Context: an optimization exercise on an open-source flow, tuned for small area, a short achievable clock period and few clock cycles per item. The choices shown serve that exercise and are no tape-out recipe. RTL that was checked went through simulation tests only; none was proved equivalent to the original. Not every run is shown, and edits may drop behaviour that the tests do not exercise. Function not checked in runs 2 to 4: the RTL went through the layout flow alone. Power figures rest on the tool's default switching activity, not on a simulated workload.

## flow/design.v in outline (module list and top-level ports)
// module complex_multiplier: 3520 lines
// module cm_enc: 4 lines
// module cm_sel: 3 lines
// module cm_sel0: 3 lines
// module cm_sels: 3 lines
// module cm_fa: 4 lines
// module cm_ha: 4 lines
// module cm_x3: 3 lines
// module cm_x2: 3 lines
// module cm_xn2: 3 lines
// module cm_sgn: 3 lines
// module cm_negp: 3 lines
// module cm_negm: 3 lines
// module cm_or2: 3 lines
// module cm_enc0: 4 lines
// module cm_g: 3 lines
// module cm_and2: 3 lines
module complex_multiplier #(
    parameter INT_WIDTH = 8,
    parameter FRAC_WIDTH = 8
) (
    input wire clk,
    input wire rst,
    input wire signed [INT_WIDTH+FRAC_WIDTH-1:0] a_real,
    input wire signed [INT_WIDTH+FRAC_WIDTH-1:0] a_imag,
    input wire signed [INT_WIDTH+FRAC_WIDTH-1:0] b_real,
    input wire signed [INT_WIDTH+FRAC_WIDTH-1:0] b_imag,
    output wire signed [INT_WIDTH+FRAC_WIDTH-1:0] out_real,
    output wire signed [INT_WIDTH+FRAC_WIDTH-1:0] out_imag,
    input wire start,
    output reg done
);
  // ...
==> flow/flow/run.sh <==
#!/bin/bash
# The standard layout (standard.sh, standard synthesis unchanged), with two
# placement/resizer settings changed: the input and output ports get a plain buffer
# (buf_4) instead of the resizer's default pick, and the resizer may swap a cell for one
# of another footprint when it repairs timing.
set -euo pipefail
bash standard.sh BUFFER_PORTS_ARGS="-buffer_cell sky130_fd_sc_hd__buf_4" MATCH_CELL_FOOTPRINT=0 RECOVER_POWER=100 finish > layout.log 2>&1
==> flow/standard.sh <==
#!/bin/bash
# synth_recipe.tcl (not shown) runs the flow's synth.tcl, then flattens the netlist and writes it again
# the make line also repeats each setting of config.mk as NAME=value (left out here)
make -C /OpenROAD-flow-scripts/flow DESIGN_CONFIG=/design/flow/config.mk WORK_HOME=/design/flow/orfs CLKGATE_MAP_FILE= SYNTH_SCRIPT=/design/flow/synth_recipe.tcl "${@:-finish}"
==> flow/config.mk <==
export PLATFORM = sky130hd
export DESIGN_NAME = complex_multiplier
export DESIGN_NICKNAME = complex_multiplier
export VERILOG_FILES = /design/flow/design.v
export SDC_FILE = /design/flow/constraint.sdc
export NUM_CORES = 4
export LEC_CHECK = 0
export CAP_MARGIN = 20
export CORE_MARGIN = 2
export CORE_UTILIZATION = 40
export CTS_BUF_LIST = sky130_fd_sc_hd__clkbuf_4 sky130_fd_sc_hd__clkbuf_8
export CTS_CLUSTER_SIZE = 30
export SETUP_SLACK_MARGIN = 4.8
export SLEW_MARGIN = 20
export SYNTH_HIERARCHICAL = 1
export SYNTH_MINIMUM_KEEP_SIZE = 0
==> flow/constraint.sdc <==
create_clock -name core_clock -period 10.0 [get_ports {clk}]
set_input_delay 2.0000 -clock core_clock [delete_from_list [all_inputs] [get_ports {clk}]]
set_output_delay 2.0000 -clock core_clock [all_outputs]
set_load 0.01 [all_outputs]
### Placement by cell class, run 1

Scale bar: 50 um.
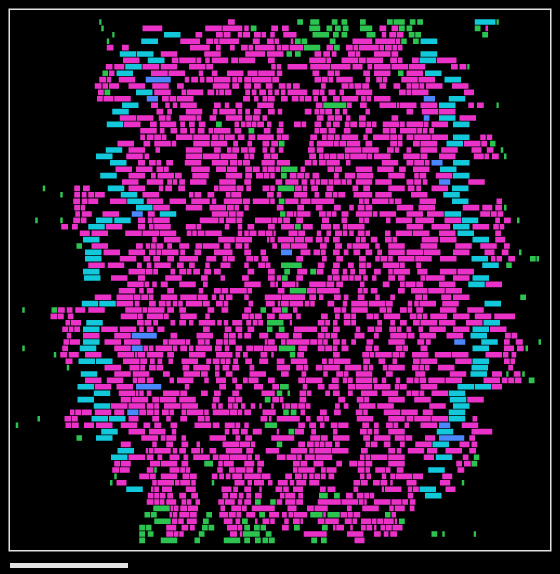
Cyan is flops, cells 97. Blue is clock drivers and dummy loads, cells 15. Green is other buffers and delay cells, cells 154. Magenta is all other logic, cells 1,710.

### Clock wiring as the flow saved it, run 1

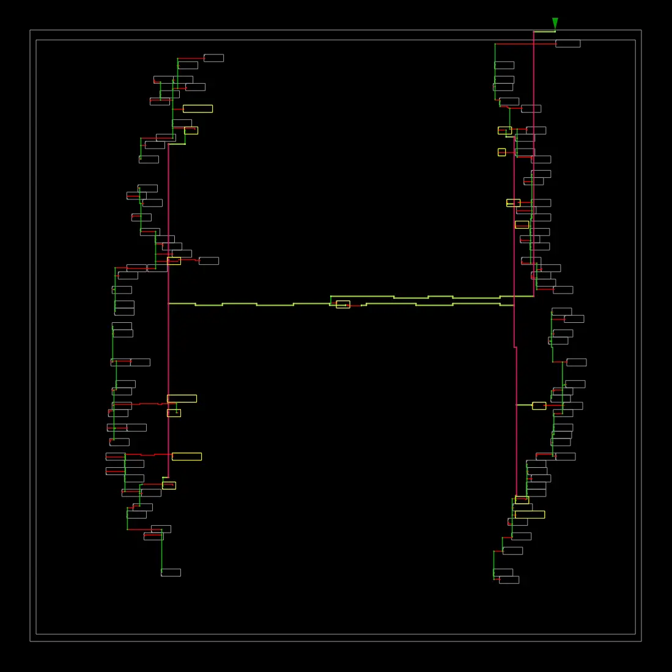
CTS Buf Count: 9
power of the clock network: 0.000337 W

### Routing congestion map, run 1

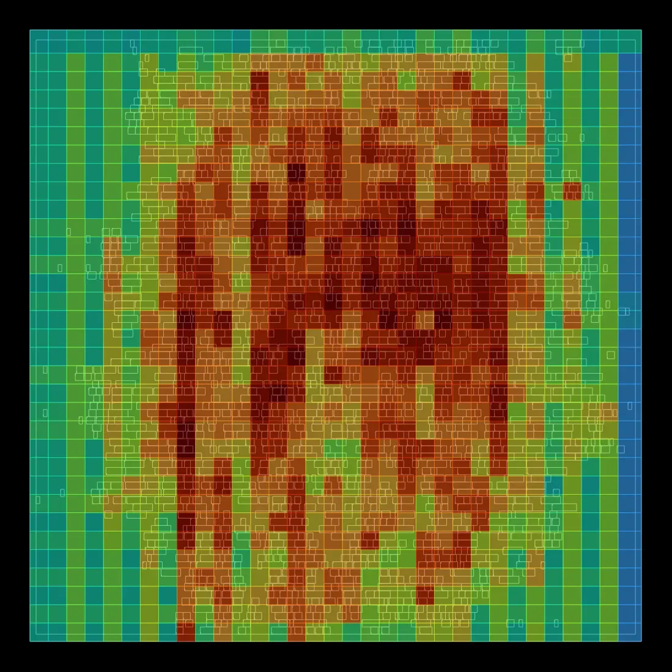
global-route usage over all layers: 0.261
fin util: 0.459

==> results.txt, run 1 <==
wire length on met1=roughly 25,000 um; worst slew margin relative to its limit=-1.20; die height=229 um; Layout Check Fails=max-capacitance violations, max-slew violations; wire length of the first global-routing pass=105,000 um; Final Worst Setup Slack=2.82 ns; pre-CTS WS=3.63 ns; drc violations=0; number of nets in the layout=2,514; outcome=failed layout checks; number of warning messages in the yosys log=7; number of max-cap violations=2; most common library cells after synthesis=sky130_fd_sc_hd__o22ai_1 (464), sky130_fd_sc_hd__xnor2_1 (370), sky130_fd_sc_hd__fa_1 (367); starting utilization of the core area=0.405; cell chain of the critical path=clkbuf_1 -> and3b_1 -> a21oi_1 -> buf_6 -> o22ai_1 -> ha_1 -> fa_1 -> fa_1 -> fa_1 -> fa_1; setup repair after global routing missed its margin=yes; worst IR drop on VDD=roughly 260 uV; I/O Buffers=99; post-synthesis to final-layout area growth=13.3%; max-slew violations=87; Synth Area per Inst=11.1 um2; dominant cell type by area after synthesis=sky130_fd_sc_hd__fa_1; Seq area share=0.0845; clock buffers=10; delay of the slowest critical-path stage=around 2.3 ns; HPWL reported at the end of detailed placement=47,600 um; via density per instance=6.29; data arrival time of the critical path=7.48 ns; Seq. cell area=1950 um2; weighted congestion at the end of routability-driven global placement=~0.9; antenna violation net count after detailed routing=0; sum of negative setup slack=0 ns; Worst Path Class, Setup=in2reg
Testbench counts for the RTL of run 1, summed over its fixed seeds: cycles 4,000, items 4,000.
-- run 1: routing by layer --
metal  vias up  track usage
met5         -            0
met4         2        0.159
met2       955        0.445
met1      8349        0.311
li1       7024            -
met3       330       0.0407
-- run 1: worst max-delay path: cells and delay by family --
| family | cells | cell delay, ns |
|---|---|---|
| buffers and inverters | 2 | 2.66 |
| adders and majority gates | 5 | 2.10 |
| AOI/OAI and AO/OA | 2 | 0.31 |
| and+or+nand+nor | 1 | 0.37 |
-- run 1: what timing repair did --
action | CTS | global route
buffers inserted | 24 | 6
pin swaps | 10 | 10
gates cloned | 8 | 2
setup endpoints to repair | 79 | 41
gates resized for setup | 45 | 30
-- run 1: through the flow --
step / cells / total power, W
2_1_floorplan: 1830 / 0.00534
3_3_place_gp: 2593 / 0.00672
3_5_place_dp: 2593 / 0.00682
4_1_cts: 2640 / 0.00735
5_1_grt: 2648 / 0.00769
6_report: 2648 / 0.00687
-- run 1: report_power, final --
group | internal [W] | total (W) | leakage (nW) | switching [W]
Sequential | 0.000674 | 0.000773 | 0.820 | 0.0000988
Combinational | 0.00267 | 0.00576 | 8.27 | 0.00309
Clock | 0.000196 | 0.000337 | 0.129 | 0.000140
### Pin placement, run 1

Pins as bars across the die edge, other pins in grey.
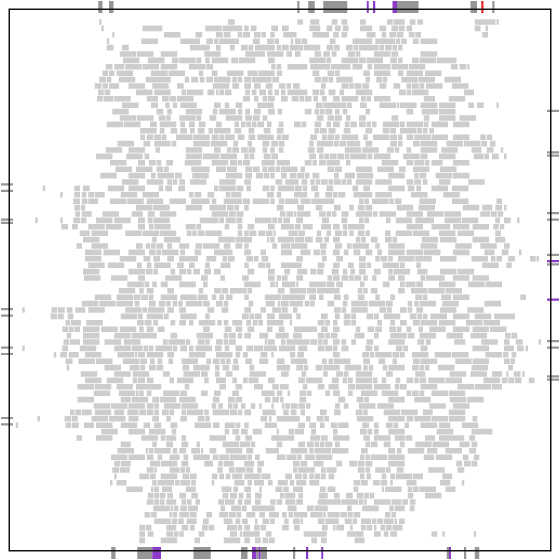

==> run 1 -> run 2 <==
--- a/flow/design.v
+++ b/flow/design.v
@@ -3304,119 +3304,119 @@
   wire g1614;
-  cm_g u1614 (.g1(g1589), .p1(p1589), .g0(g1612), .g(g1614));
-  wire sum1615;
-  cm_x2 u1615 (.a(p1590), .b(g1614), .s(sum1615));
+  cm_g u1614 (.g1(g1589), .p1(p1589), .g0(g1610), .g(g1614));
+  wire p1615;
+  cm_and2 u1615 (.a(p1589), .b(p1611), .y(p1615));
   wire g1616;
-  cm_g u1616 (.g1(g1590), .p1(p1590), .g0(g1589), .g(g1616));
-  wire p1617;
-  cm_and2 u1617 (.a(p1590), .b(p1589), .y(p1617));
+  cm_g u1616 (.g1(g1614), .p1(p1615), .g0(g1606), .g(g1616));
+  wire sum1617;
+  cm_x2 u1617 (.a(p1590), .b(g1616), .s(sum1617));
   wire g1618;
-  cm_g u1618 (.g1(g1616), .p1(p1617), .g0(g1610), .g(g1618));
+  cm_g u1618 (.g1(g1590), .p1(p1590), .g0(g1589), .g(g1618));
   wire p1619;
-  cm_and2 u1619 (.a(p1617), .b(p1611), .y(p1619));
+  cm_and2 u1619 (.a(p1590), .b(p1589), .y(p1619));
   wire g1620;
-  cm_g u1620 (.g1(g1618), .p1(p1619), .g0(g1606), .g(g1620));
-  wire sum1621;
-  cm_x2 u1621 (.a(p1591), .b(g1620), .s(sum1621));
+  cm_g u1620 (.g1(g1618), .p1(p1619), .g0(g1610), .g(g1620));
+  wire p1621;
+  cm_and2 u1621 (.a(p1619), .b(p1611), .y(p1621));
   wire g1622;
-  cm_g u1622 (.g1(g1591), .p1(p1591), .g0(g1620), .g(g1622));
+  cm_g u1622 (.g1(g1620), .p1(p1621), .g0(g1606), .g(g1622));
   wire sum1623;
-  cm_x2 u1623 (.a(p1592), .b(g1622), .s(sum1623));
+  cm_x2 u1623 (.a(p1591), .b(g1622), .s(sum1623));
   wire g1624;
-  cm_g u1624 (.g1(g1592), .p1(p1592), .g0(g1591), .g(g1624));
-  wire p1625;
-  cm_and2 u1625 (.a(p1592), .b(p1591), .y(p1625));
+  cm_g u1624 (.g1(g1591), .p1(p1591), .g0(g1622), .g(g1624));
+  wire sum1625;
+  cm_x2 u1625 (.a(p1592), .b(g1624), .s(sum1625));
   wire g1626;
-  cm_g u1626 (.g1(g1624), .p1(p1625), .g0(g1620), .g(g1626));
-  wire sum1627;
-  cm_x2 u1627 (.a(p1593), .b(g1626), .s(sum1627));
+  cm_g u1626 (.g1(g1592), .p1(p1592), .g0(g1591), .g(g1626));
+  wire p1627;
+  cm_and2 u1627 (.a(p1592), .b(p1591), .y(p1627));
   wire g1628;
-  cm_g u1628 (.g1(g1593), .p1(p1593), .g0(g1626), .g(g1628));
+  cm_g u1628 (.g1(g1626), .p1(p1627), .g0(g1622), .g(g1628));
   wire sum1629;
-  cm_x2 u1629 (.a(p1594), .b(g1628), .s(sum1629));
+  cm_x2 u1629 (.a(p1593), .b(g1628), .s(sum1629));
   wire g1630;
-  cm_g u1630 (.g1(g1594), .p1(p1594), .g0(g1593), .g(g1630));
+  cm_g u1630 (.g1(g1593), .p1(p1593), .g0(g1626), .g(g1630));
   wire p1631;
-  cm_and2 u1631 (.a(p1594), .b(p1593), .y(p1631));
+  cm_and2 u1631 (.a(p1593), .b(p1627), .y(p1631));
   wire g1632;
-  cm_g u1632 (.g1(g1630), .p1(p1631), .g0(g1624), .g(g1632));
-  wire p1633;
-  cm_and2 u1633 (.a(p1631), .b(p1625), .y(p1633));
+  cm_g u1632 (.g1(g1630), .p1(p1631), .g0(g1622), .g(g1632));
+  wire sum1633;
+  cm_x2 u1633 (.a(p1594), .b(g1632), .s(sum1633));
   wire g1634;
-  cm_g u1634 (.g1(g1632), .p1(p1633), .g0(g1620), .g(g1634));
-  wire sum1635;
-  cm_x2 u1635 (.a(p1595), .b(g1634), .s(sum1635));
+  cm_g u1634 (.g1(g1594), .p1(p1594), .g0(g1593), .g(g1634));
+  wire p1635;
+  cm_and2 u1635 (.a(p1594), .b(p1593), .y(p1635));
   wire g1636;
-  cm_g u1636 (.g1(g1595), .p1(p1595), .g0(g1634), .g(g1636));
-  wire sum1637;
-  cm_x2 u1637 (.a(p1596), .b(g1636), .s(sum1637));
+  cm_g u1636 (.g1(g1634), .p1(p1635), .g0(g1626), .g(g1636));
+  wire p1637;
+  cm_and2 u1637 (.a(p1635), .b(p1627), .y(p1637));
   wire g1638;
-  cm_g u1638 (.g1(g1596), .p1(p1596), .g0(g1595), .g(g1638));
-  wire p1639;
-  cm_and2 u1639 (.a(p1596), .b(p1595), .y(p1639));
+  cm_g u1638 (.g1(g1636), .p1(p1637), .g0(g1622), .g(g1638));
+  wire sum1639;
+  cm_x2 u1639 (.a(p1595), .b(g1638), .s(sum1639));
   wire g1640;
-  cm_g u1640 (.g1(g1638), .p1(p1639), .g0(g1634), .g(g1640));
-  wire sum1641;
-  cm_x2 u1641 (.a(p1597), .b(g1640), .s(sum1641));
+  cm_g u1640 (.g1(g1595), .p1(p1595), .g0(g1636), .g(g1640));
+  wire p1641;
+  cm_and2 u1641 (.a(p1595), .b(p1637), .y(p1641));
   wire g1642;
-  cm_g u1642 (.g1(g1597), .p1(p1597), .g0(g1640), .g(g1642));
+  cm_g u1642 (.g1(g1640), .p1(p1641), .g0(g1622), .g(g1642));
   wire sum1643;
-  cm_x2 u1643 (.a(p1598), .b(g1642), .s(sum1643));
-  wire s1644, c1644;
-  cm_ha u1644 (.a(im_q0_0), .b(im_q1_0), .s(s1644), .co(c1644));
-  wire s1645, c1645;
-  cm_fa u1645 (.a(im_q0_1), .b(im_q1_1), .c(im_q2_1), .s(s1645), .co(c1645));
-  wire s1646, c1646;
-  cm_fa u1646 (.a(im_q0_2), .b(im_q1_2), .c(im_q2_2), .s(s1646), .co(c1646));
-  wire s1647, c1647;
-  cm_fa u1647 (.a(im_q0_3), .b(im_q1_3), .c(im_q2_3), .s(s1647), .co(c1647));
-  wire s1648, c1648;
-  cm_fa u1648 (.a(im_q0_4), .b(im_q1_4), .c(im_q2_4), .s(s1648), .co(c1648));
-  wire s1649, c1649;
-  cm_fa u1649 (.a(im_q0_5), .b(im_q1_5), .c(im_q2_5), .s(s1649), .co(c1649));
-  wire s1650, c1650;
-  cm_fa u1650 (.a(im_q0_6), .b(im_q1_6), .c(im_q2_6), .s(s1650), .co(c1650));
-  wire s1651, c1651;
-  cm_fa u1651 (.a(im_q0_7), .b(im_q1_7), .c(im_q2_7), .s(s1651), .co(c1651));
-  wire s1652, c1652;
-  cm_fa u1652 (.a(im_q0_8), .b(im_q1_8), .c(im_q2_8), .s(s1652), .co(c1652));
-  wire s1653, c1653;
-  cm_fa u1653 (.a(im_q0_9), .b(im_q1_9), .c(im_q2_9), .s(s1653), .co(c1653));
-  wire s1654, c1654;
-  cm_fa u1654 (.a(im_q0_10), .b(im_q1_10), .c(im_q2_10), .s(s1654), .co(c1654));
-  wire s1655, c1655;
-  cm_fa u1655 (.a(im_q0_11), .b(im_q1_11), .c(im_q2_11), .s(s1655), .co(c1655));
+  cm_x2 u1643 (.a(p1596), .b(g1642), .s(sum1643));
+  wire g1644;
+  cm_g u1644 (.g1(g1596), .p1(p1596), .g0(g1595), .g(g1644));
+  wire p1645;
+  cm_and2 u1645 (.a(p1596), .b(p1595), .y(p1645));
+  wire g1646;
+  cm_g u1646 (.g1(g1644), .p1(p1645), .g0(g1636), .g(g1646));
+  wire p1647;
+  cm_and2 u1647 (.a(p1645), .b(p1637), .y(p1647));
+  wire g1648;
+  cm_g u1648 (.g1(g1646), .p1(p1647), .g0(g1622), .g(g1648));
+  wire sum1649;
+  cm_x2 u1649 (.a(p1597), .b(g1648), .s(sum1649));
+  wire g1650;
+  cm_g u1650 (.g1(g1597), .p1(p1597), .g0(g1644), .g(g1650));
+  wire p1651;
+  cm_and2 u1651 (.a(p1597), .b(p1645), .y(p1651));
+  wire g1652;
+  cm_g u1652 (.g1(g1650), .p1(p1651), .g0(g1636), .g(g1652));
+  wire p1653;
+  cm_and2 u1653 (.a(p1651), .b(p1637), .y(p1653));
+  wire g1654;
+  cm_g u1654 (.g1(g1652), .p1(p1653), .g0(g1622), .g(g1654));
+  wire sum1655;
+  cm_x2 u1655 (.a(p1598), .b(g1654), .s(sum1655));
   wire s1656, c1656;
-  cm_fa u1656 (.a(im_q0_12), .b(im_q1_12), .c(im_q2_12), .s(s1656), .co(c1656));
+  cm_ha u1656 (.a(im_q0_0), .b(im_q1_0), .s(s1656), .co(c1656));
   wire s1657, c1657;
-  cm_fa u1657 (.a(im_q0_13), .b(im_q1_13), .c(im_q2_13), .s(s1657), .co(c1657));
+  cm_fa u1657 (.a(im_q0_1), .b(im_q1_1), .c(im_q2_1), .s(s1657), .co(c1657));
   wire s1658, c1658;
-  cm_fa u1658 (.a(im_q0_14), .b(im_q1_14), .c(im_q2_14), .s(s1658), .co(c1658));
-  wire s1659;
-  cm_x3 u1659 (.a(im_q0_15), .b(im_q1_15), .c(im_q2_15), .s(s1659));
-  wire p1660, g1660;
-  cm_ha u1660 (.a(s1644), .b(im_q2_0), .s(p1660), .co(g1660));
-  wire p1661, g1661;
-  cm_ha u1661 (.a(c1644), .b(s1645), .s(p1661), .co(g1661));
-  wire p1662, g1662;
-  cm_ha u1662 (.a(c1645), .b(s1646), .s(p1662), .co(g1662));
-  wire p1663, g1663;
-  cm_ha u1663 (.a(c1646), .b(s1647), .s(p1663), .co(g1663));
-  wire p1664, g1664;
-  cm_ha u1664 (.a(c1647), .b(s1648), .s(p1664), .co(g1664));
-  wire p1665, g1665;
-  cm_ha u1665 (.a(c1648), .b(s1649), .s(p1665), .co(g1665));
-  wire p1666, g1666;
-  cm_ha u1666 (.a(c1649), .b(s1650), .s(p1666), .co(g1666));
-  wire p1667, g1667;
-  cm_ha u1667 (.a(c1650), .b(s1651), .s(p1667), .co(g1667));
-  wire p1668, g1668;
-  cm_ha u1668 (.a(c1651), .b(s1652), .s(p1668), .co(g1668));
-  wire p1669, g1669;
-  cm_ha u1669 (.a(c1652), .b(s1653), .s(p1669), .co(g1669));
-  wire p1670, g1670;
-  cm_ha u1670 (.a(c1653), .b(s1654), .s(p1670), .co(g1670));
-  wire p1671, g1671;
-  cm_ha u1671 (.a(c1654), .b(s1655), .s(p1671), .co(g1671));
+  cm_fa u1658 (.a(im_q0_2), .b(im_q1_2), .c(im_q2_2), .s(s1658), .co(c1658));
+  wire s1659, c1659;
+  cm_fa u1659 (.a(im_q0_3), .b(im_q1_3), .c(im_q2_3), .s(s1659), .co(c1659));
+  wire s1660, c1660;
+  cm_fa u1660 (.a(im_q0_4), .b(im_q1_4), .c(im_q2_4), .s(s1660), .co(c1660));
+  wire s1661, c1661;
+  cm_fa u1661 (.a(im_q0_5), .b(im_q1_5), .c(im_q2_5), .s(s1661), .co(c1661));
+  wire s1662, c1662;
+  cm_fa u1662 (.a(im_q0_6), .b(im_q1_6), .c(im_q2_6), .s(s1662), .co(c1662));
+  wire s1663, c1663;
+  cm_fa u1663 (.a(im_q0_7), .b(im_q1_7), .c(im_q2_7), .s(s1663), .co(c1663));
+  wire s1664, c1664;
+  cm_fa u1664 (.a(im_q0_8), .b(im_q1_8), .c(im_q2_8), .s(s1664), .co(c1664));
+  wire s1665, c1665;
+  cm_fa u1665 (.a(im_q0_9), .b(im_q1_9), .c(im_q2_9), .s(s1665), .co(c1665));
+  wire s1666, c1666;
+  cm_fa u1666 (.a(im_q0_10), .b(im_q1_10), .c(im_q2_10), .s(s1666), .co(c1666));
+  wire s1667, c1667;
+  cm_fa u1667 (.a(im_q0_11), .b(im_q1_11), .c(im_q2_11), .s(s1667), .co(c1667));
+  wire s1668, c1668;
+  cm_fa u1668 (.a(im_q0_12), .b(im_q1_12), .c(im_q2_12), .s(s1668), .co(c1668));
+  wire s1669, c1669;
+  cm_fa u1669 (.a(im_q0_13), .b(im_q1_13), .c(im_q2_13), .s(s1669), .co(c1669));
+  wire s1670, c1670;
+  cm_fa u1670 (.a(im_q0_14), .b(im_q1_14), .c(im_q2_14), .s(s1670), .co(c1670));
+  wire s1671;
+  cm_x3 u1671 (.a(im_q0_15), .b(im_q1_15), .c(im_q2_15), .s(s1671));
   wire p1672, g1672;
-  cm_ha u1672 (.a(c1655), .b(s1656), .s(p1672), .co(g1672));
+  cm_ha u1672 (.a(s1656), .b(im_q2_0), .s(p1672), .co(g1672));
   wire p1673, g1673;
@@ -3425,86 +3425,86 @@
   cm_ha u1674 (.a(c1657), .b(s1658), .s(p1674), .co(g1674));
-  wire p1675;
-  cm_x2 u1675 (.a(c1658), .b(s1659), .s(p1675));
-  wire sum1676;
-  cm_x2 u1676 (.a(p1661), .b(g1660), .s(sum1676));
-  wire g1677;
-  cm_g u1677 (.g1(g1661), .p1(p1661), .g0(g1660), .g(g1677));
-  wire sum1678;
-  cm_x2 u1678 (.a(p1662), .b(g1677), .s(sum1678));
-  wire g1679;
-  cm_g u1679 (.g1(g1662), .p1(p1662), .g0(g1677), .g(g1679));
-  wire sum1680;
-  cm_x2 u1680 (.a(p1663), .b(g1679), .s(sum1680));
-  wire g1681;
-  cm_g u1681 (.g1(g1663), .p1(p1663), .g0(g1662), .g(g1681));
-  wire p1682;
-  cm_and2 u1682 (.a(p1663), .b(p1662), .y(p1682));
-  wire g1683;
-  cm_g u1683 (.g1(g1681), .p1(p1682), .g0(g1677), .g(g1683));
-  wire sum1684;
-  cm_x2 u1684 (.a(p1664), .b(g1683), .s(sum1684));
-  wire g1685;
-  cm_g u1685 (.g1(g1664), .p1(p1664), .g0(g1683), .g(g1685));
-  wire sum1686;
-  cm_x2 u1686 (.a(p1665), .b(g1685), .s(sum1686));
-  wire g1687;
-  cm_g u1687 (.g1(g1665), .p1(p1665), .g0(g1664), .g(g1687));
-  wire p1688;
-  cm_and2 u1688 (.a(p1665), .b(p1664), .y(p1688));
+  wire p1675, g1675;
+  cm_ha u1675 (.a(c1658), .b(s1659), .s(p1675), .co(g1675));
+  wire p1676, g1676;
+  cm_ha u1676 (.a(c1659), .b(s1660), .s(p1676), .co(g1676));
+  wire p1677, g1677;
+  cm_ha u1677 (.a(c1660), .b(s1661), .s(p1677), .co(g1677));
+  wire p1678, g1678;
+  cm_ha u1678 (.a(c1661), .b(s1662), .s(p1678), .co(g1678));
+  wire p1679, g1679;
+  cm_ha u1679 (.a(c1662), .b(s1663), .s(p1679), .co(g1679));
+  wire p1680, g1680;
+  cm_ha u1680 (.a(c1663), .b(s1664), .s(p1680), .co(g1680));
+  wire p1681, g1681;
+  cm_ha u1681 (.a(c1664), .b(s1665), .s(p1681), .co(g1681));
+  wire p1682, g1682;
+  cm_ha u1682 (.a(c1665), .b(s1666), .s(p1682), .co(g1682));
+  wire p1683, g1683;
+  cm_ha u1683 (.a(c1666), .b(s1667), .s(p1683), .co(g1683));
+  wire p1684, g1684;
+  cm_ha u1684 (.a(c1667), .b(s1668), .s(p1684), .co(g1684));
+  wire p1685, g1685;
+  cm_ha u1685 (.a(c1668), .b(s1669), .s(p1685), .co(g1685));
+  wire p1686, g1686;
+  cm_ha u1686 (.a(c1669), .b(s1670), .s(p1686), .co(g1686));
+  wire p1687;
+  cm_x2 u1687 (.a(c1670), .b(s1671), .s(p1687));
+  wire sum1688;
+  cm_x2 u1688 (.a(p1673), .b(g1672), .s(sum1688));
   wire g1689;
-  cm_g u1689 (.g1(g1687), .p1(p1688), .g0(g1683), .g(g1689));
+  cm_g u1689 (.g1(g1673), .p1(p1673), .g0(g1672), .g(g1689));
   wire sum1690;
-  cm_x2 u1690 (.a(p1666), .b(g1689), .s(sum1690));
+  cm_x2 u1690 (.a(p1674), .b(g1689), .s(sum1690));
   wire g1691;
-  cm_g u1691 (.g1(g1666), .p1(p1666), .g0(g1689), .g(g1691));
+  cm_g u1691 (.g1(g1674), .p1(p1674), .g0(g1689), .g(g1691));
   wire sum1692;
-  cm_x2 u1692 (.a(p1667), .b(g1691), .s(sum1692));
+  cm_x2 u1692 (.a(p1675), .b(g1691), .s(sum1692));
   wire g1693;
-  cm_g u1693 (.g1(g1667), .p1(p1667), .g0(g1666), .g(g1693));
+  cm_g u1693 (.g1(g1675), .p1(p1675), .g0(g1674), .g(g1693));
   wire p1694;
-  cm_and2 u1694 (.a(p1667), .b(p1666), .y(p1694));
+  cm_and2 u1694 (.a(p1675), .b(p1674), .y(p1694));
   wire g1695;
-  cm_g u1695 (.g1(g1693), .p1(p1694), .g0(g1687), .g(g1695));
-  wire p1696;
-  cm_and2 u1696 (.a(p1694), .b(p1688), .y(p1696));
+  cm_g u1695 (.g1(g1693), .p1(p1694), .g0(g1689), .g(g1695));
+  wire sum1696;
+  cm_x2 u1696 (.a(p1676), .b(g1695), .s(sum1696));
   wire g1697;
-  cm_g u1697 (.g1(g1695), .p1(p1696), .g0(g1683), .g(g1697));
+  cm_g u1697 (.g1(g1676), .p1(p1676), .g0(g1695), .g(g1697));
   wire sum1698;
-  cm_x2 u1698 (.a(p1668), .b(g1697), .s(sum1698));
+  cm_x2 u1698 (.a(p1677), .b(g1697), .s(sum1698));
   wire g1699;
-  cm_g u1699 (.g1(g1668), .p1(p1668), .g0(g1697), .g(g1699));
-  wire sum1700;
-  cm_x2 u1700 (.a(p1669), .b(g1699), .s(sum1700));
+  cm_g u1699 (.g1(g1677), .p1(p1677), .g0(g1676), .g(g1699));
+  wire p1700;
+  cm_and2 u1700 (.a(p1677), .b(p1676), .y(p1700));
   wire g1701;
-  cm_g u1701 (.g1(g1669), .p1(p1669), .g0(g1668), .g(g1701));
-  wire p1702;
-  cm_and2 u1702 (.a(p1669), .b(p1668), .y(p1702));
+  cm_g u1701 (.g1(g1699), .p1(p1700), .g0(g1695), .g(g1701));
+  wire sum1702;
+  cm_x2 u1702 (.a(p1678), .b(g1701), .s(sum1702));
   wire g1703;
-  cm_g u1703 (.g1(g1701), .p1(p1702), .g0(g1697), .g(g1703));
-  wire sum1704;
-  cm_x2 u1704 (.a(p1670), .b(g1703), .s(sum1704));
+  cm_g u1703 (.g1(g1678), .p1(p1678), .g0(g1699), .g(g1703));
+  wire p1704;
+  cm_and2 u1704 (.a(p1678), .b(p1700), .y(p1704));
   wire g1705;
-  cm_g u1705 (.g1(g1670), .p1(p1670), .g0(g1703), .g(g1705));
+  cm_g u1705 (.g1(g1703), .p1(p1704), .g0(g1695), .g(g1705));
   wire sum1706;
-  cm_x2 u1706 (.a(p1671), .b(g1705), .s(sum1706));
+  cm_x2 u1706 (.a(p1679), .b(g1705), .s(sum1706));
   wire g1707;
-  cm_g u1707 (.g1(g1671), .p1(p1671), .g0(g1670), .g(g1707));
+  cm_g u1707 (.g1(g1679), .p1(p1679), .g0(g1678), .g(g1707));
   wire p1708;
-  cm_and2 u1708 (.a(p1671), .b(p1670), .y(p1708));
+  cm_and2 u1708 (.a(p1679), .b(p1678), .y(p1708));
   wire g1709;
-  cm_g u1709 (.g1(g1707), .p1(p1708), .g0(g1701), .g(g1709));
+  cm_g u1709 (.g1(g1707), .p1(p1708), .g0(g1699), .g(g1709));
   wire p1710;
-  cm_and2 u1710 (.a(p1708), .b(p1702), .y(p1710));
+  cm_and2 u1710 (.a(p1708), .b(p1700), .y(p1710));
   wire g1711;
-  cm_g u1711 (.g1(g1709), .p1(p1710), .g0(g1697), .g(g1711));
+  cm_g u1711 (.g1(g1709), .p1(p1710), .g0(g1695), .g(g1711));
   wire sum1712;
-  cm_x2 u1712 (.a(p1672), .b(g1711), .s(sum1712));
+  cm_x2 u1712 (.a(p1680), .b(g1711), .s(sum1712));
   wire g1713;
-  cm_g u1713 (.g1(g1672), .p1(p1672), .g0(g1711), .g(g1713));
+  cm_g u1713 (.g1(g1680), .p1(p1680), .g0(g1711), .g(g1713));
   wire sum1714;
-  cm_x2 u1714 (.a(p1673), .b(g1713), .s(sum1714));
+  cm_x2 u1714 (.a(p1681), .b(g1713), .s(sum1714));
   wire g1715;
-  cm_g u1715 (.g1(g1673), .p1(p1673), .g0(g1672), .g(g1715));
+  cm_g u1715 (.g1(g1681), .p1(p1681), .g0(g1680), .g(g1715));
   wire p1716;
-  cm_and2 u1716 (.a(p1673), .b(p1672), .y(p1716));
+  cm_and2 u1716 (.a(p1681), .b(p1680), .y(p1716));
   wire g1717;
@@ -3512,9 +3512,57 @@
   wire sum1718;
-  cm_x2 u1718 (.a(p1674), .b(g1717), .s(sum1718));
+  cm_x2 u1718 (.a(p1682), .b(g1717), .s(sum1718));
   wire g1719;
-  cm_g u1719 (.g1(g1674), .p1(p1674), .g0(g1717), .g(g1719));
-  wire sum1720;
-  cm_x2 u1720 (.a(p1675), .b(g1719), .s(sum1720));
-  assign out_real = {sum1643, sum1641, sum1637, sum1635, sum1629, sum1627, sum1623, sum1621, sum1615, sum1613, sum1609, sum1607, sum1603, sum1601, sum1599, p1583};
-  assign out_imag = {sum1720, sum1718, sum1714, sum1712, sum1706, sum1704, sum1700, sum1698, sum1692, sum1690, sum1686, sum1684, sum1680, sum1678, sum1676, p1660};
+  cm_g u1719 (.g1(g1682), .p1(p1682), .g0(g1715), .g(g1719));
+  wire p1720;
+  cm_and2 u1720 (.a(p1682), .b(p1716), .y(p1720));
+  wire g1721;
+  cm_g u1721 (.g1(g1719), .p1(p1720), .g0(g1711), .g(g1721));
+  wire sum1722;
+  cm_x2 u1722 (.a(p1683), .b(g1721), .s(sum1722));
+  wire g1723;
+  cm_g u1723 (.g1(g1683), .p1(p1683), .g0(g1682), .g(g1723));
+  wire p1724;
+  cm_and2 u1724 (.a(p1683), .b(p1682), .y(p1724));
+  wire g1725;
+  cm_g u1725 (.g1(g1723), .p1(p1724), .g0(g1715), .g(g1725));
+  wire p1726;
+  cm_and2 u1726 (.a(p1724), .b(p1716), .y(p1726));
+  wire g1727;
+  cm_g u1727 (.g1(g1725), .p1(p1726), .g0(g1711), .g(g1727));
+  wire sum1728;
+  cm_x2 u1728 (.a(p1684), .b(g1727), .s(sum1728));
+  wire g1729;
+  cm_g u1729 (.g1(g1684), .p1(p1684), .g0(g1725), .g(g1729));
+  wire p1730;
+  cm_and2 u1730 (.a(p1684), .b(p1726), .y(p1730));
+  wire g1731;
+  cm_g u1731 (.g1(g1729), .p1(p1730), .g0(g1711), .g(g1731));
+  wire sum1732;
+  cm_x2 u1732 (.a(p1685), .b(g1731), .s(sum1732));
+  wire g1733;
+  cm_g u1733 (.g1(g1685), .p1(p1685), .g0(g1684), .g(g1733));
+  wire p1734;
+  cm_and2 u1734 (.a(p1685), .b(p1684), .y(p1734));
+  wire g1735;
+  cm_g u1735 (.g1(g1733), .p1(p1734), .g0(g1725), .g(g1735));
+  wire p1736;
+  cm_and2 u1736 (.a(p1734), .b(p1726), .y(p1736));
+  wire g1737;
+  cm_g u1737 (.g1(g1735), .p1(p1736), .g0(g1711), .g(g1737));
+  wire sum1738;
+  cm_x2 u1738 (.a(p1686), .b(g1737), .s(sum1738));
+  wire g1739;
+  cm_g u1739 (.g1(g1686), .p1(p1686), .g0(g1733), .g(g1739));
+  wire p1740;
+  cm_and2 u1740 (.a(p1686), .b(p1734), .y(p1740));
+  wire g1741;
+  cm_g u1741 (.g1(g1739), .p1(p1740), .g0(g1725), .g(g1741));
+  wire p1742;
+  cm_and2 u1742 (.a(p1740), .b(p1726), .y(p1742));
+  wire g1743;
+  cm_g u1743 (.g1(g1741), .p1(p1742), .g0(g1711), .g(g1743));
+  wire sum1744;
+  cm_x2 u1744 (.a(p1687), .b(g1743), .s(sum1744));
+  assign out_real = {sum1655, sum1649, sum1643, sum1639, sum1633, sum1629, sum1625, sum1623, sum1617, sum1613, sum1609, sum1607, sum1603, sum1601, sum1599, p1583};
+  assign out_imag = {sum1744, sum1738, sum1732, sum1728, sum1722, sum1718, sum1714, sum1712, sum1706, sum1702, sum1698, sum1696, sum1692, sum1690, sum1688, p1672};
 endmodule
--- a/flow/flow/run.sh
+++ b/flow/flow/run.sh
@@ -6,2 +6,2 @@
 set -euo pipefail
-bash standard.sh BUFFER_PORTS_ARGS="-buffer_cell sky130_fd_sc_hd__buf_4" MATCH_CELL_FOOTPRINT=0 RECOVER_POWER=100 finish > layout.log 2>&1
+bash standard.sh BUFFER_PORTS_ARGS="-buffer_cell sky130_fd_sc_hd__buf_4" MATCH_CELL_FOOTPRINT=0 finish > layout.log 2>&1
--- a/flow/config.mk
+++ b/flow/config.mk
@@ -10,4 +10,2 @@
 export CORE_UTILIZATION = 40
-export CTS_BUF_LIST = sky130_fd_sc_hd__clkbuf_4 sky130_fd_sc_hd__clkbuf_8
-export CTS_CLUSTER_SIZE = 30
 export SETUP_SLACK_MARGIN = 4.8
### Pin placement, run 2

Pins as bars across the die edge, other pins in grey.
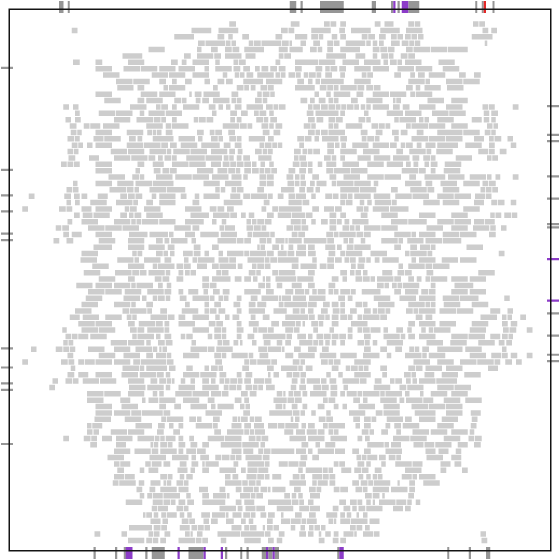
Purple is `b_imag`, pins 16, direction input, edge 10 bottom, 4 top, 2 right. Red is `rst`, pins 1, direction input, edge top.
I/O Buffers: 99
die height: 230 um
DIE WIDTH: 230 um

### Routing congestion map, run 2

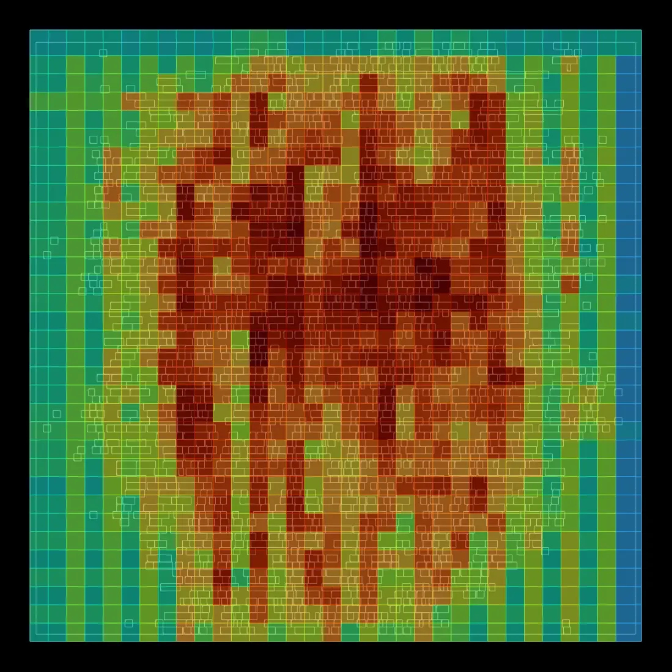
fraction of met1 tracks used by global routing: 0.305
average wire per standard cell: 26.1 um

### Placement by cell class, run 2

Scale bar: 50 um.
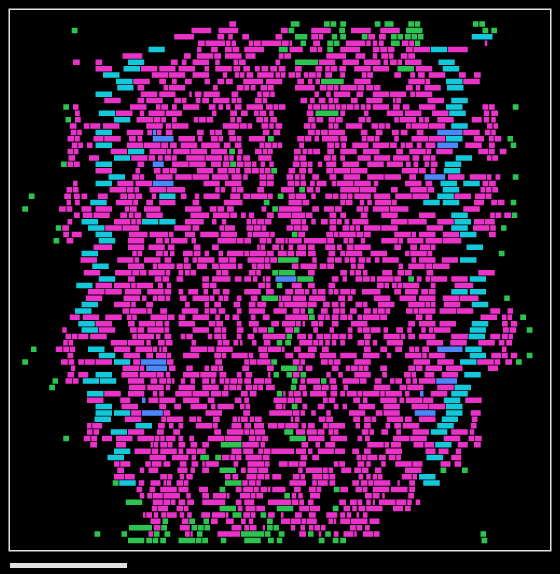
Green is other buffers and delay cells, cells 150. Blue is clock drivers and dummy loads, cells 16. Cyan is flops, cells 97. Magenta is all other logic, cells 1,733.
post-route cell area: 23,500 um2
CORE AREA: 50,400 um2

==> run 2 against run 1 <==
Compared with the run above:
- the run now finishes clean
- worst setup slack better by 2.0 ns
- fmax up 39%
- routed wire length is 1.6% higher
- die area grew 0.80%
- sequential share of layout area is 0.17 points lower
- synthesized cell count up 1.3%
- combinational power up 9.0%
- critical path depth is the same
- hold slack improved by 0.062 ns
- total power is 8.5% higher
- critical endpoint is now im_q1_7
- largest power group unchanged
==> results.txt, run 2 <==
outcome=finished clean; clock share of power=0.054 (+0.005); via density per instance=6.33 (+0.57%); GR Layer Usage met2=0.450 (+0.00525); transition time at the pin with the least slew margin=1.02 ns; heaviest power group=combinational logic; portion of total power attributed to sequential cells=0.104 (-0.009); global-route usage over all layers=0.261 (about the same); most common library cells after synthesis=sky130_fd_sc_hd__o22ai_1 (464), sky130_fd_sc_hd__xnor2_1 (370), sky130_fd_sc_hd__fa_1 (367); Synth Area per Inst=11.1 um2 (-0.49%); combinational share of power=0.842 (+0.004); sum of negative setup slack=0 ns (unchanged); power of the clock network=0.000399 W (+18%); post-CTS setup buffers=21 (-13%); Pleak=9.54 nW; cell with the most instances after synthesis=sky130_fd_sc_hd__o22ai_1; reported combinational group power=0.00628 W (+9.0%); I/O pin total=100; dominant cell type by area after synthesis=sky130_fd_sc_hd__fa_1; worst slew margin relative to its limit=0.315 (+1.52); post-synthesis to final-layout area growth=14.6%; drc violations=0 (unchanged); setup repair after global routing missed its margin=yes; overall overflow remaining after global route=0; worst IR drop on VDD=269 uV (+4.7%); max-slew violations=0 (-100%); number of nets in the layout=2,533 (+0.76%); library cells used by synthesis=20; internal power contribution=0.00400 W (+13%); GR Layer Usage met3=0.0446 (+0.00388); antenna violation net count after detailed routing=0 (unchanged); starting utilization of the core area=0.407 (+0.00163); number of warning messages in the yosys log=7 (unchanged); Final Worst Setup Slack=4.83 ns (+2.01 ns); switching part of the total power=0.463 (-0.0218); initial antenna violation count=1; wire length of the first global-routing pass=106,000 um (+0.72%); wire length on met1=26,000 um (+2.9%); H-tree lvl count=3; vias in the first global route=18,300; DRT iter0 DRCs=1,401; top cells by area, synth=sky130_fd_sc_hd__fa_1 (36%), sky130_fd_sc_hd__xnor2_1 (16%), sky130_fd_sc_hd__o22ai_1 (14%); CTS Buf Count=9 (unchanged); HPWL reported at the end of detailed placement=47,600 um (about the same); element type at the critical path end=flip-flop; net load switching power=0.00345 W (+3.7%); pre-CTS WS=3.71 ns (+0.0764 ns); most used routing layer in global routing=met2; top layer used by detailed routing=met5; number of search-and-repair iterations in the first detailed-routing pass=5; number of max-cap violations=0 (-2); # resized after CTS=63 (+40%); weighted congestion at the end of routability-driven global placement=0.924 (about the same); data arrival time of the critical path=5.43 ns (-2.05 ns); Power Sequential=0.000778 W (+0.6%); number of cells produced by synthesis=1,854; share of the synthesized area in compound gates (AO/OA/AOI/OAI)=0.198; post-synthesis adder-cell area fraction=0.424; Worst Path Class, Setup=in2reg
-- run 2: worst max-delay path, cell delays in order --
cell and delay (ns):
sky130_fd_sc_hd__buf_16 0.25, sky130_fd_sc_hd__and3b_2 0.34, sky130_fd_sc_hd__a21oi_4 0.05, sky130_fd_sc_hd__buf_4 0.19, sky130_fd_sc_hd__o22ai_1 0.23, sky130_fd_sc_hd__fa_2 0.49
sky130_fd_sc_hd__fa_1 0.56, sky130_fd_sc_hd__fa_2 0.48, sky130_fd_sc_hd__fa_2 0.35, sky130_fd_sc_hd__fa_1 0.42
-- run 2: layout make-up --
class | instances | area [um2]
Clock buffer | 10 | 239
Clock inverter | 6 | 105
Fill cell | 4588 | 26900
Inverter | 26 | 97.6
Multi-Input combinational cell | 1707 | 18800
Sequential cell | 97 | 1950
Tap cell | 672 | 841
Timing Repair Buffer | 150 | 1480
-- run 2: metrics by stage --
stage               utilization  hold WS [ns]  area, um2  std cells  total power [W]
finish                    0.467          1.46      23500       2668          0.00746
detailed placement        0.445          1.85      22400       2617          0.00705
floorplan                     -          1.73      20900       1854          0.00551
CTS                       0.462          1.44      23300       2662          0.00758
global placement          0.445          1.84      22400       2617          0.00697
global route              0.467          1.45      23500       2668          0.00833
### Sizing map, run 2

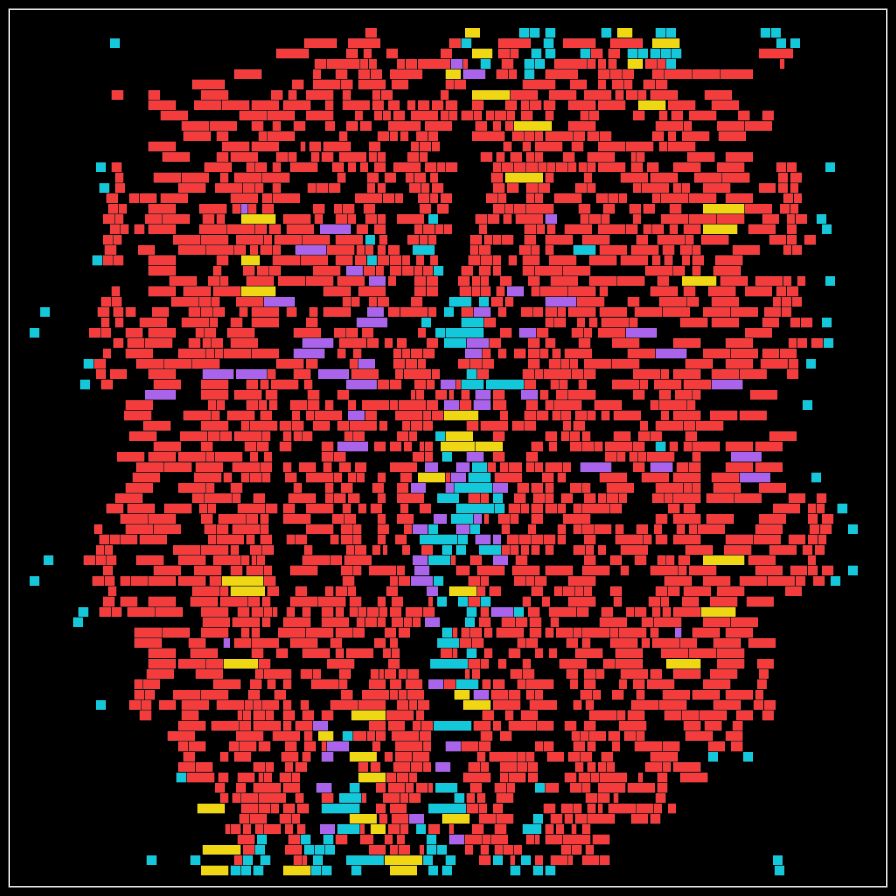

==> run 2 -> run 3 <==
--- a/flow/config.mk
+++ b/flow/config.mk
@@ -10,3 +10,3 @@
 export CORE_UTILIZATION = 40
-export SETUP_SLACK_MARGIN = 4.8
+export SETUP_SLACK_MARGIN = 5.0
 export SLEW_MARGIN = 20
### Sizing map, run 3

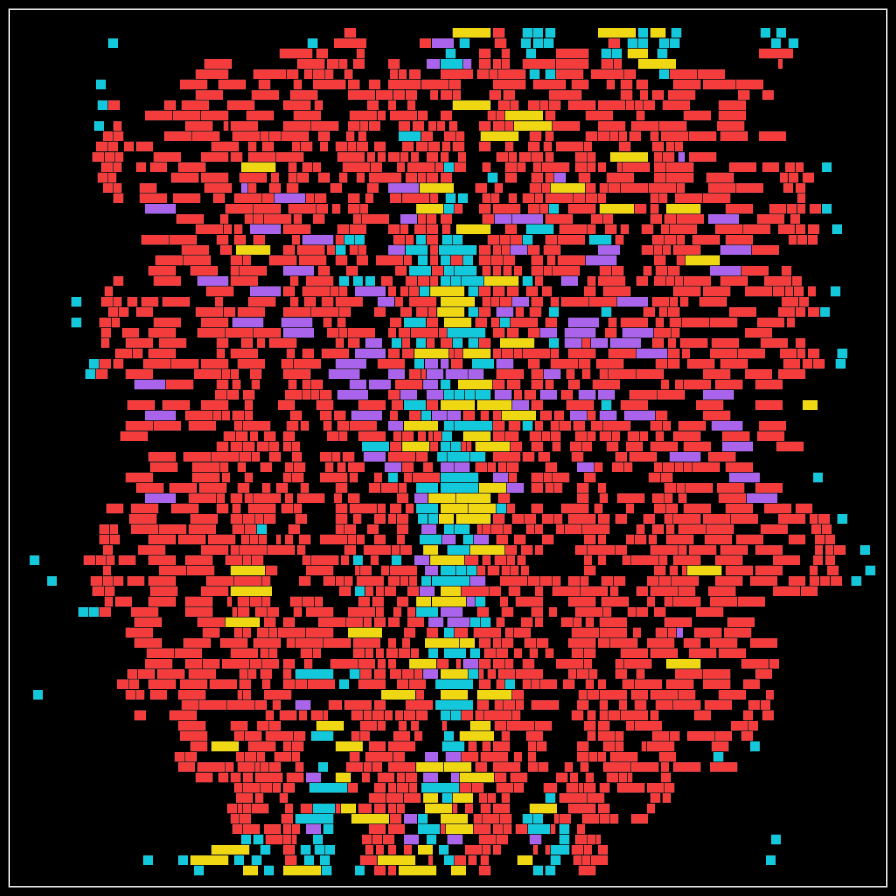
Cyan is drive 3 to 4, cells 201, share 9.6%. Yellow is drive 6 and up, cells 88, share 4.2%. Red is drive 1 or less, cells 1,685, share 81%. Purple is drive 2, cells 113, share 5.4%.

### Routing congestion map, run 3

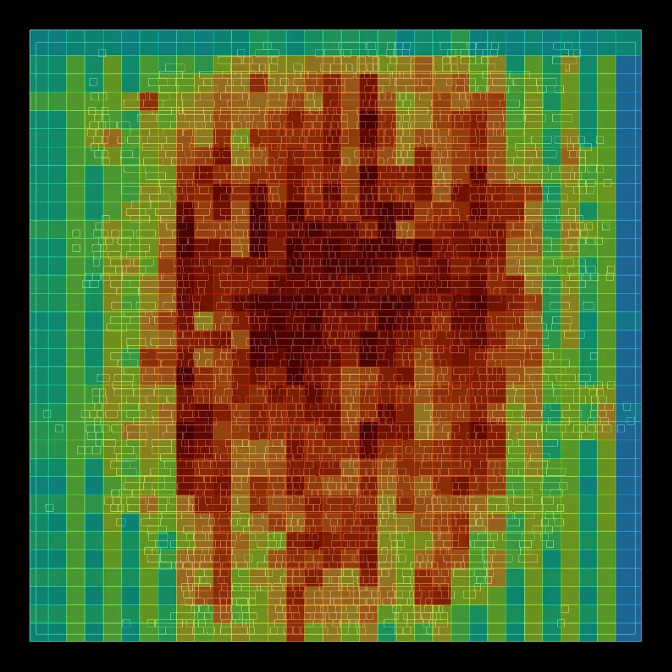
global-route usage over all layers: 0.278
average wire per standard cell: 28.6 um
GR Layer Usage met3: 0.0542
GR Layer Usage met2: 0.468
most used routing layer in global routing: met2

==> run 3 against run 2 <==
Compared with the run above:
- still clean on timing, DRC and antenna
- final cell count up 3.4%
- combinational power up 2%
- fmax up 2.6%
- routed wire length up 13%
- die area unchanged
- hold slack worse by 0.0064 ns
- largest power group unchanged
- total power up 1.2%
- via count up 6.5%
- critical path depth down 2
==> results.txt, run 3 <==
outcome=finished clean; DRT iter0 DRCs=1,811 (+29%); drc violations=0 (unchanged); H-tree lvl count=3 (unchanged); reported combinational group power=0.00643 W (+2%); net load switching power=0.00351 W (+1.7%); number of search-and-repair iterations in the first detailed-routing pass=9 (+4); vias in the first global route=18,500 (+1.1%); pre-CTS WS=3.64 ns (-0.0663 ns); portion of total power attributed to sequential cells=0.103 (about the same); CTS Buf Count=9 (unchanged); max-slew violations=0 (unchanged); number of cells produced by synthesis=1,854 (unchanged); number of non-filler instances in the completed layout=2,759 (+3.4%); sum of negative setup slack=0 ns (unchanged); most common library cells after synthesis=sky130_fd_sc_hd__o22ai_1 (464), sky130_fd_sc_hd__xnor2_1 (370), sky130_fd_sc_hd__fa_1 (367); number of cells after detailed placement=2,615 (-0.076%); Multi-In Gates=1,711 (+0.23%); data arrival time of the critical path=5.36 ns (-0.07 ns); total power after layout=0.00755 W (+1.2%); layout sequential cell count=97 (unchanged); initial antenna violation count=0 (-1); cell with the most instances after synthesis=sky130_fd_sc_hd__o22ai_1; worst slew margin relative to its limit=0.444 (+0.129); Synth Area per Inst=11.1 um2 (unchanged); fin util=0.499 (+0.0328); Seq. cell area=1950 um2 (unchanged)
### I/O nets highlighted, run 3

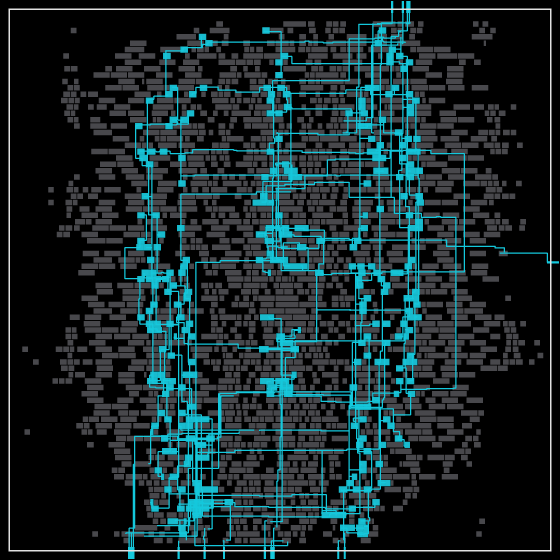
Cyan is `b_imag`, direction input, edge 11 bottom, 4 top, 1 right, end cells 301, buffers 29, wire 6,670 um.
I/O pin total: 100

## run 3: cell types whose count changed in the layout (fill, tap and decap cells not counted), sizes merged
cell,before,now
clkbuf,12,37
xnor2,372,373
a21oi,20,23
buf,148,212
bufinv,3,1
## run 3: worst max-delay path, cell delays in order
cell and delay, ns:
sky130_fd_sc_hd__buf_6 0.15, sky130_fd_sc_hd__xnor2_4 0.55, sky130_fd_sc_hd__o22ai_1 0.24, sky130_fd_sc_hd__fa_1 0.49
sky130_fd_sc_hd__fa_1 0.55, sky130_fd_sc_hd__fa_2 0.47, sky130_fd_sc_hd__fa_2 0.38, sky130_fd_sc_hd__fa_2 0.52
## run 3: metal layers
layer	global-route usage	wire, um	vias to the layer above
li1	-	-	7281
met1	0.325	27800	8855
met2	0.468	36700	1415
met3	0.0542	8200	431
met4	0.178	6070	0
met5	0	0	-
## run 3: kinds of logic (layout without fill, tap and decap cells)
family	Yosys count	count (layout)
adders and majority gates	475	475
and+or+nand+nor	87	87
DFF	97	97
AOI/OAI and AO/OA	603	612
buffers and inverters	58	279
xor gates and xnor gates	534	537
### Clock wiring as the flow saved it, run 3

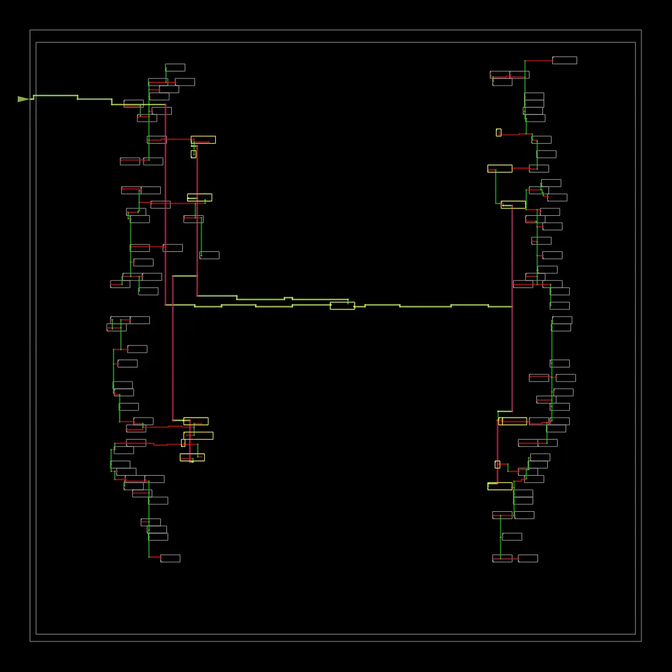

==> run 4: too many edits to list; what changed since run 3 <==
flow/design.v: 3620 -> 3604 lines; modules unchanged: 16
  complex_multiplier: edited, 3568 -> 3552 lines
--- a/flow/config.mk
+++ b/flow/config.mk
@@ -9,5 +9,7 @@
 export CORE_MARGIN = 2
 export CORE_UTILIZATION = 40
-export SETUP_SLACK_MARGIN = 5.0
+export CTS_BUF_LIST = sky130_fd_sc_hd__clkbuf_4 sky130_fd_sc_hd__clkbuf_8
+export CTS_CLUSTER_SIZE = 30
+export SETUP_SLACK_MARGIN = 4.8
 export SLEW_MARGIN = 20
 export SYNTH_HIERARCHICAL = 1
### Clock wiring as the flow saved it, run 4

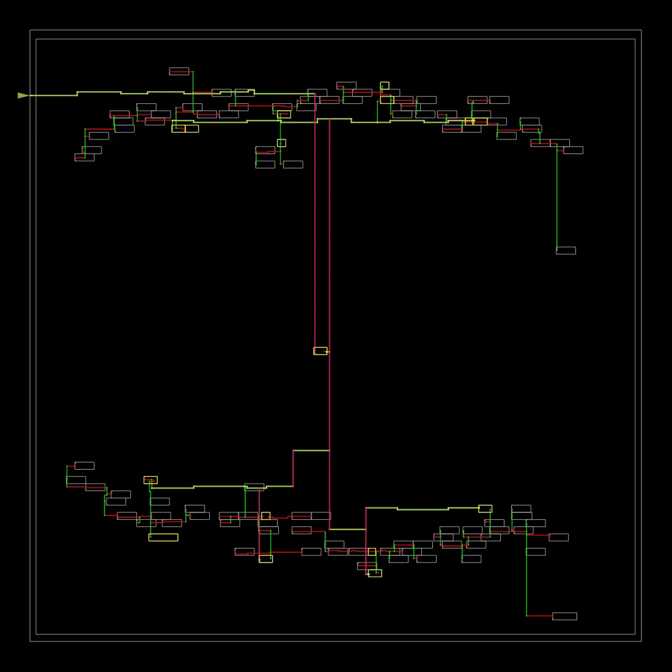
power of the clock network: 0.000276 W
clock buffers: 11
layout sequential cell count: 97
number of clock sinks seen by CTS: 97

### Routing congestion map, run 4

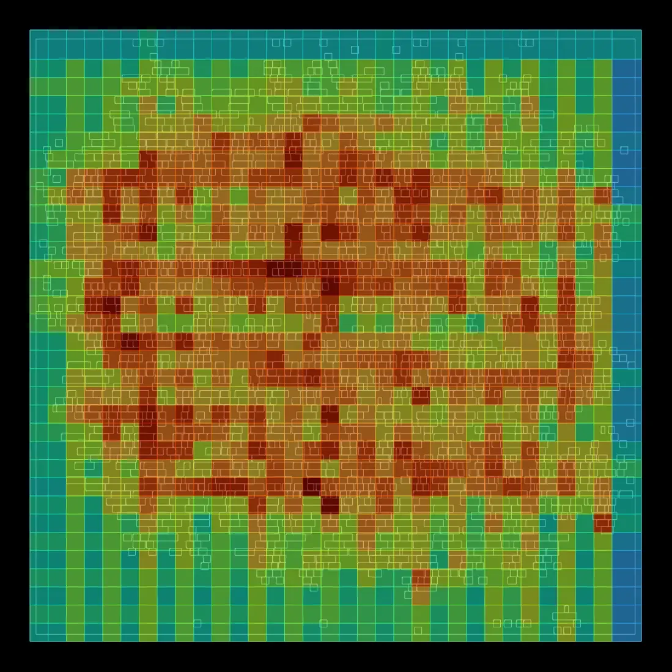
fraction of met1 tracks used by global routing: 0.356
global-route usage over all layers: 0.245
average wire per standard cell: 24.1 um
fin util: 0.457

### Sizing map, run 4

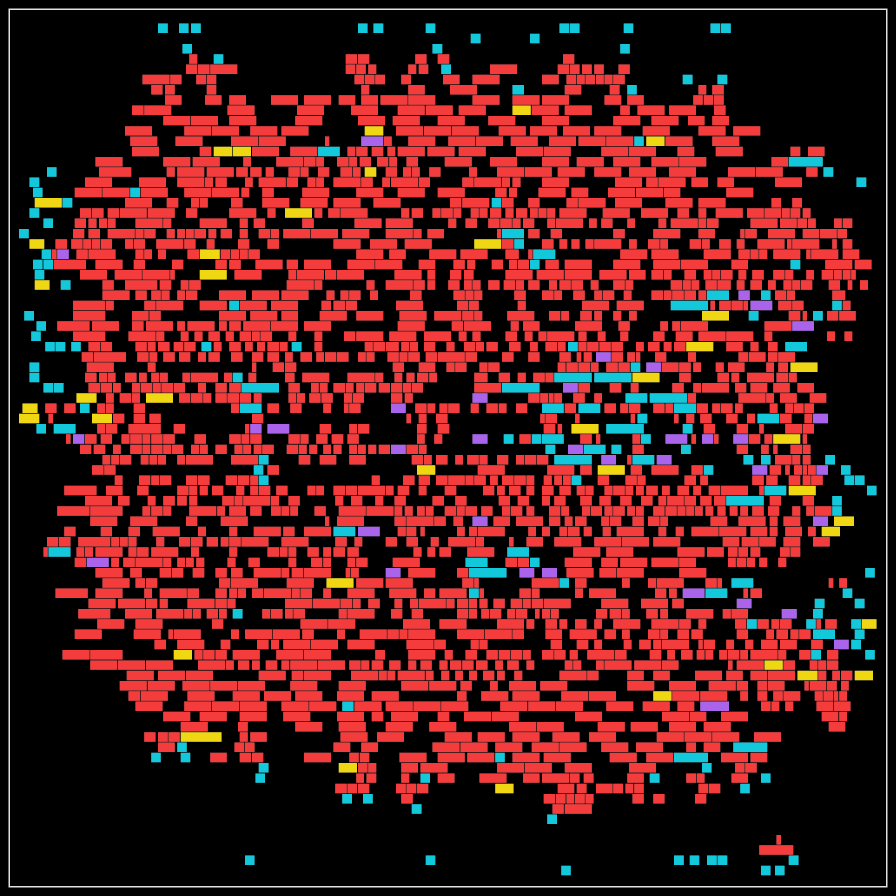
Cyan is drive 3 to 4, cells 164, share 8.1%. Purple is drive 2, cells 36, share 1.8%. Yellow is drive 6 and up, cells 39, share 1.9%. Red is drive 1 or less, cells 1,786, share 88%.

==> run 4 against run 3 <==
Compared with the run above:
- routed wire length is 17% lower
- sequential share of layout area is 0.57 points higher
- still clean on timing, DRC and antenna
- via count is 5.2% lower
- largest power group unchanged
- synthesized area is 1.3% higher
- final cell count is 2.0% lower
- worst setup slack worse by 0.14 ns
- die area is 1.3% higher
- global-route usage is 3.3 points lower
==> results.txt, run 4 <==
number of search-and-repair iterations in the first detailed-routing pass=8 (-1); fraction of standard cell area in multi-input logic=0.808; most frequent cells in the layout=sky130_fd_sc_hd__o22ai_1 (464), sky130_fd_sc_hd__fa_1 (367), sky130_fd_sc_hd__xnor2_1 (366); net count after synthesis=between 2,000 and 2,500; Synth Area per Inst=11.0 um2 (-0.59%); drc violations=0 (unchanged); GR Layer Usage met2=0.361 (-0.108); number of cells produced by synthesis=1,890 (+1.9%); element type at the critical path end=flip-flop; standard cell with the maximum stage delay on the critical path=sky130_fd_sc_hd__fa_1; most common library cells after synthesis=sky130_fd_sc_hd__o22ai_1 (464), sky130_fd_sc_hd__xnor2_1 (384), sky130_fd_sc_hd__fa_1 (367); number of buffers inserted by hold repair at cts=0; Area after DPL=22,400 um2; clock transition at the registers of the reported paths=0.09 ns; antenna violation net count after detailed routing=0; vias in the first global route=17,200 (-7.0%); initial antenna violation count=1 (+1); I/O pin total=100 (unchanged); metal3 WL=7580 um (-7.6%); Seq. cell area=1950 um2 (about the same); sum of negative setup slack=0 ns (unchanged); data arrival time of the critical path=5.50 ns (+0.14 ns); fraction of layout instances using a drive strength above 1=0.118; number of warning messages in the yosys log=7; CP Depth=9 (+1); H-tree lvl count=3 (unchanged); total power after layout=0.00706 W (-6.5%); wire length on met1=27,500 um (-1.1%); wire length of the first global-routing pass=101,000 um; worst slew margin relative to its limit=0.318 (-0.126); delay of the slowest critical-path stage=0.62 ns (+0.07 ns); count of buffer and inverter cells on the critical path=1 (unchanged); cell family with most CP delay=adder cells; met2 layer wire length in the routed design=28,100 um (-23%); outcome=finished clean; Multi-In Gates=1,733 (+1.3%); share of the cycle needed by the critical path after routing=0.518; area of the die=53,800 um2; non-clock buffer count=151; cell chain of the critical path=buf_8 -> nor2_1 -> a21oi_4 -> o22ai_1 -> fa_1 -> fa_1 -> fa_1 -> fa_1 -> fa_1; cell kind with the greatest summed area=multi-input combinational cells; multiplexer share of the synthesized area=0; share of the synthesized area in compound gates (AO/OA/AOI/OAI)=0.197; max-slew violations=0 (unchanged); post-layout minimum cycle time=5.18 ns; most used routing layer in global routing=met2; top cells by area, synth=sky130_fd_sc_hd__fa_1 (35%), sky130_fd_sc_hd__xnor2_1 (16%), sky130_fd_sc_hd__o22ai_1 (14%); cell with the most instances on the worst path=sky130_fd_sc_hd__fa_1; GR Layer Usage met3=0.0615 (+0.00729); power density of the placed cells=301 nW/um2; CTS Buf Count=9 (unchanged); DRT iter0 DRCs=2,401 (+33%); worst IR drop on VDD=174 uV; CORE AREA=51,300 um2; cell with the most instances after synthesis=sky130_fd_sc_hd__o22ai_1; top layer used by detailed routing=met5; library cells used by synthesis=20
run 4: power breakdown:
| group | internal, W | leakage, nW | switching (W) |
|---|---|---|---|
| clock network | 0.000126 | 0.104 | 0.000149 |
| registers | 0.000674 | 0.820 | 0.000100 |
| logic | 0.00301 | 8.57 | 0.00300 |
| total | 0.00381 | 9.49 | 0.00325 |
run 4: per-stage QoR:
stage | worst slack (ns) | cells | hold WS [ns]
floorplan | 4.84 | 1890 | 1.73
global placement | 3.85 | 2653 | 1.84
detailed placement | 3.77 | 2653 | 1.85
CTS | 4.79 | 2686 | 1.33
global route | 4.79 | 2705 | 1.34
finish | 4.82 | 2705 | 1.38
run 4: timing repair:
action | in CTS | in global routing
cloned | 0 | 0
setup buffers | 17 | 19
resized for setup | 51 | 34
pin swaps | 7 | 10
endpoints found under the setup margin | 76 | 47
run 4: logic make-up (layout without fill, tap and decap cells):
kind of cell / count (synthesis) / in the layout
AOI/OAI and AO/OA: 605 / 605
xor gates and xnor gates: 548 / 548
adders and majority gates: 475 / 475
and+or+nand+nor: 105 / 105
DFF: 97 / 97
buffers and inverters: 60 / 195

separate check: timing with driven ports:
Ports are ideal in the flow. The routed layouts listed here were re-timed in OpenROAD.
Step 1 sets driving cells, clkbuf_16 on the clock port and buf_2 on the other inputs (assumed; they add their load-dependent delay and slew).
Step 2 also shifts input and output timing later by t, the mid clock arrival at the registers, as if the neighbouring blocks saw the same clock.
Three values: no drivers, after step 1, after step 2; two values: the first two.
run | shift t [ns] | setup WS [ns] | hold slack, ns | clock arrival spread, ns | worst slew at a driven data input, ns
run 1 | 0.477 | 2.824 / 2.801 / 2.323 | 1.396 / 1.368 / 1.845 | 0.011 / 0.011 | 0.22
run 2 | 0.433 | 4.833 / 4.781 / 4.348 | 1.458 / 1.422 / 1.856 | 0.010 / 0.011 | 0.21
run 3 | 0.438 | 4.963 / 4.673 / 4.235 | 1.452 / 1.416 / 1.854 | 0.010 / 0.009 | 0.44
run 4 | 0.493 | 4.823 / 4.815 / 4.322 | 1.377 / 1.345 / 1.838 | 0.014 / 0.014 | 0.11
For run 3, which loses most, drivers alone change the setup slack by -0.290 ns; drivers and shift together by -0.728 ns.
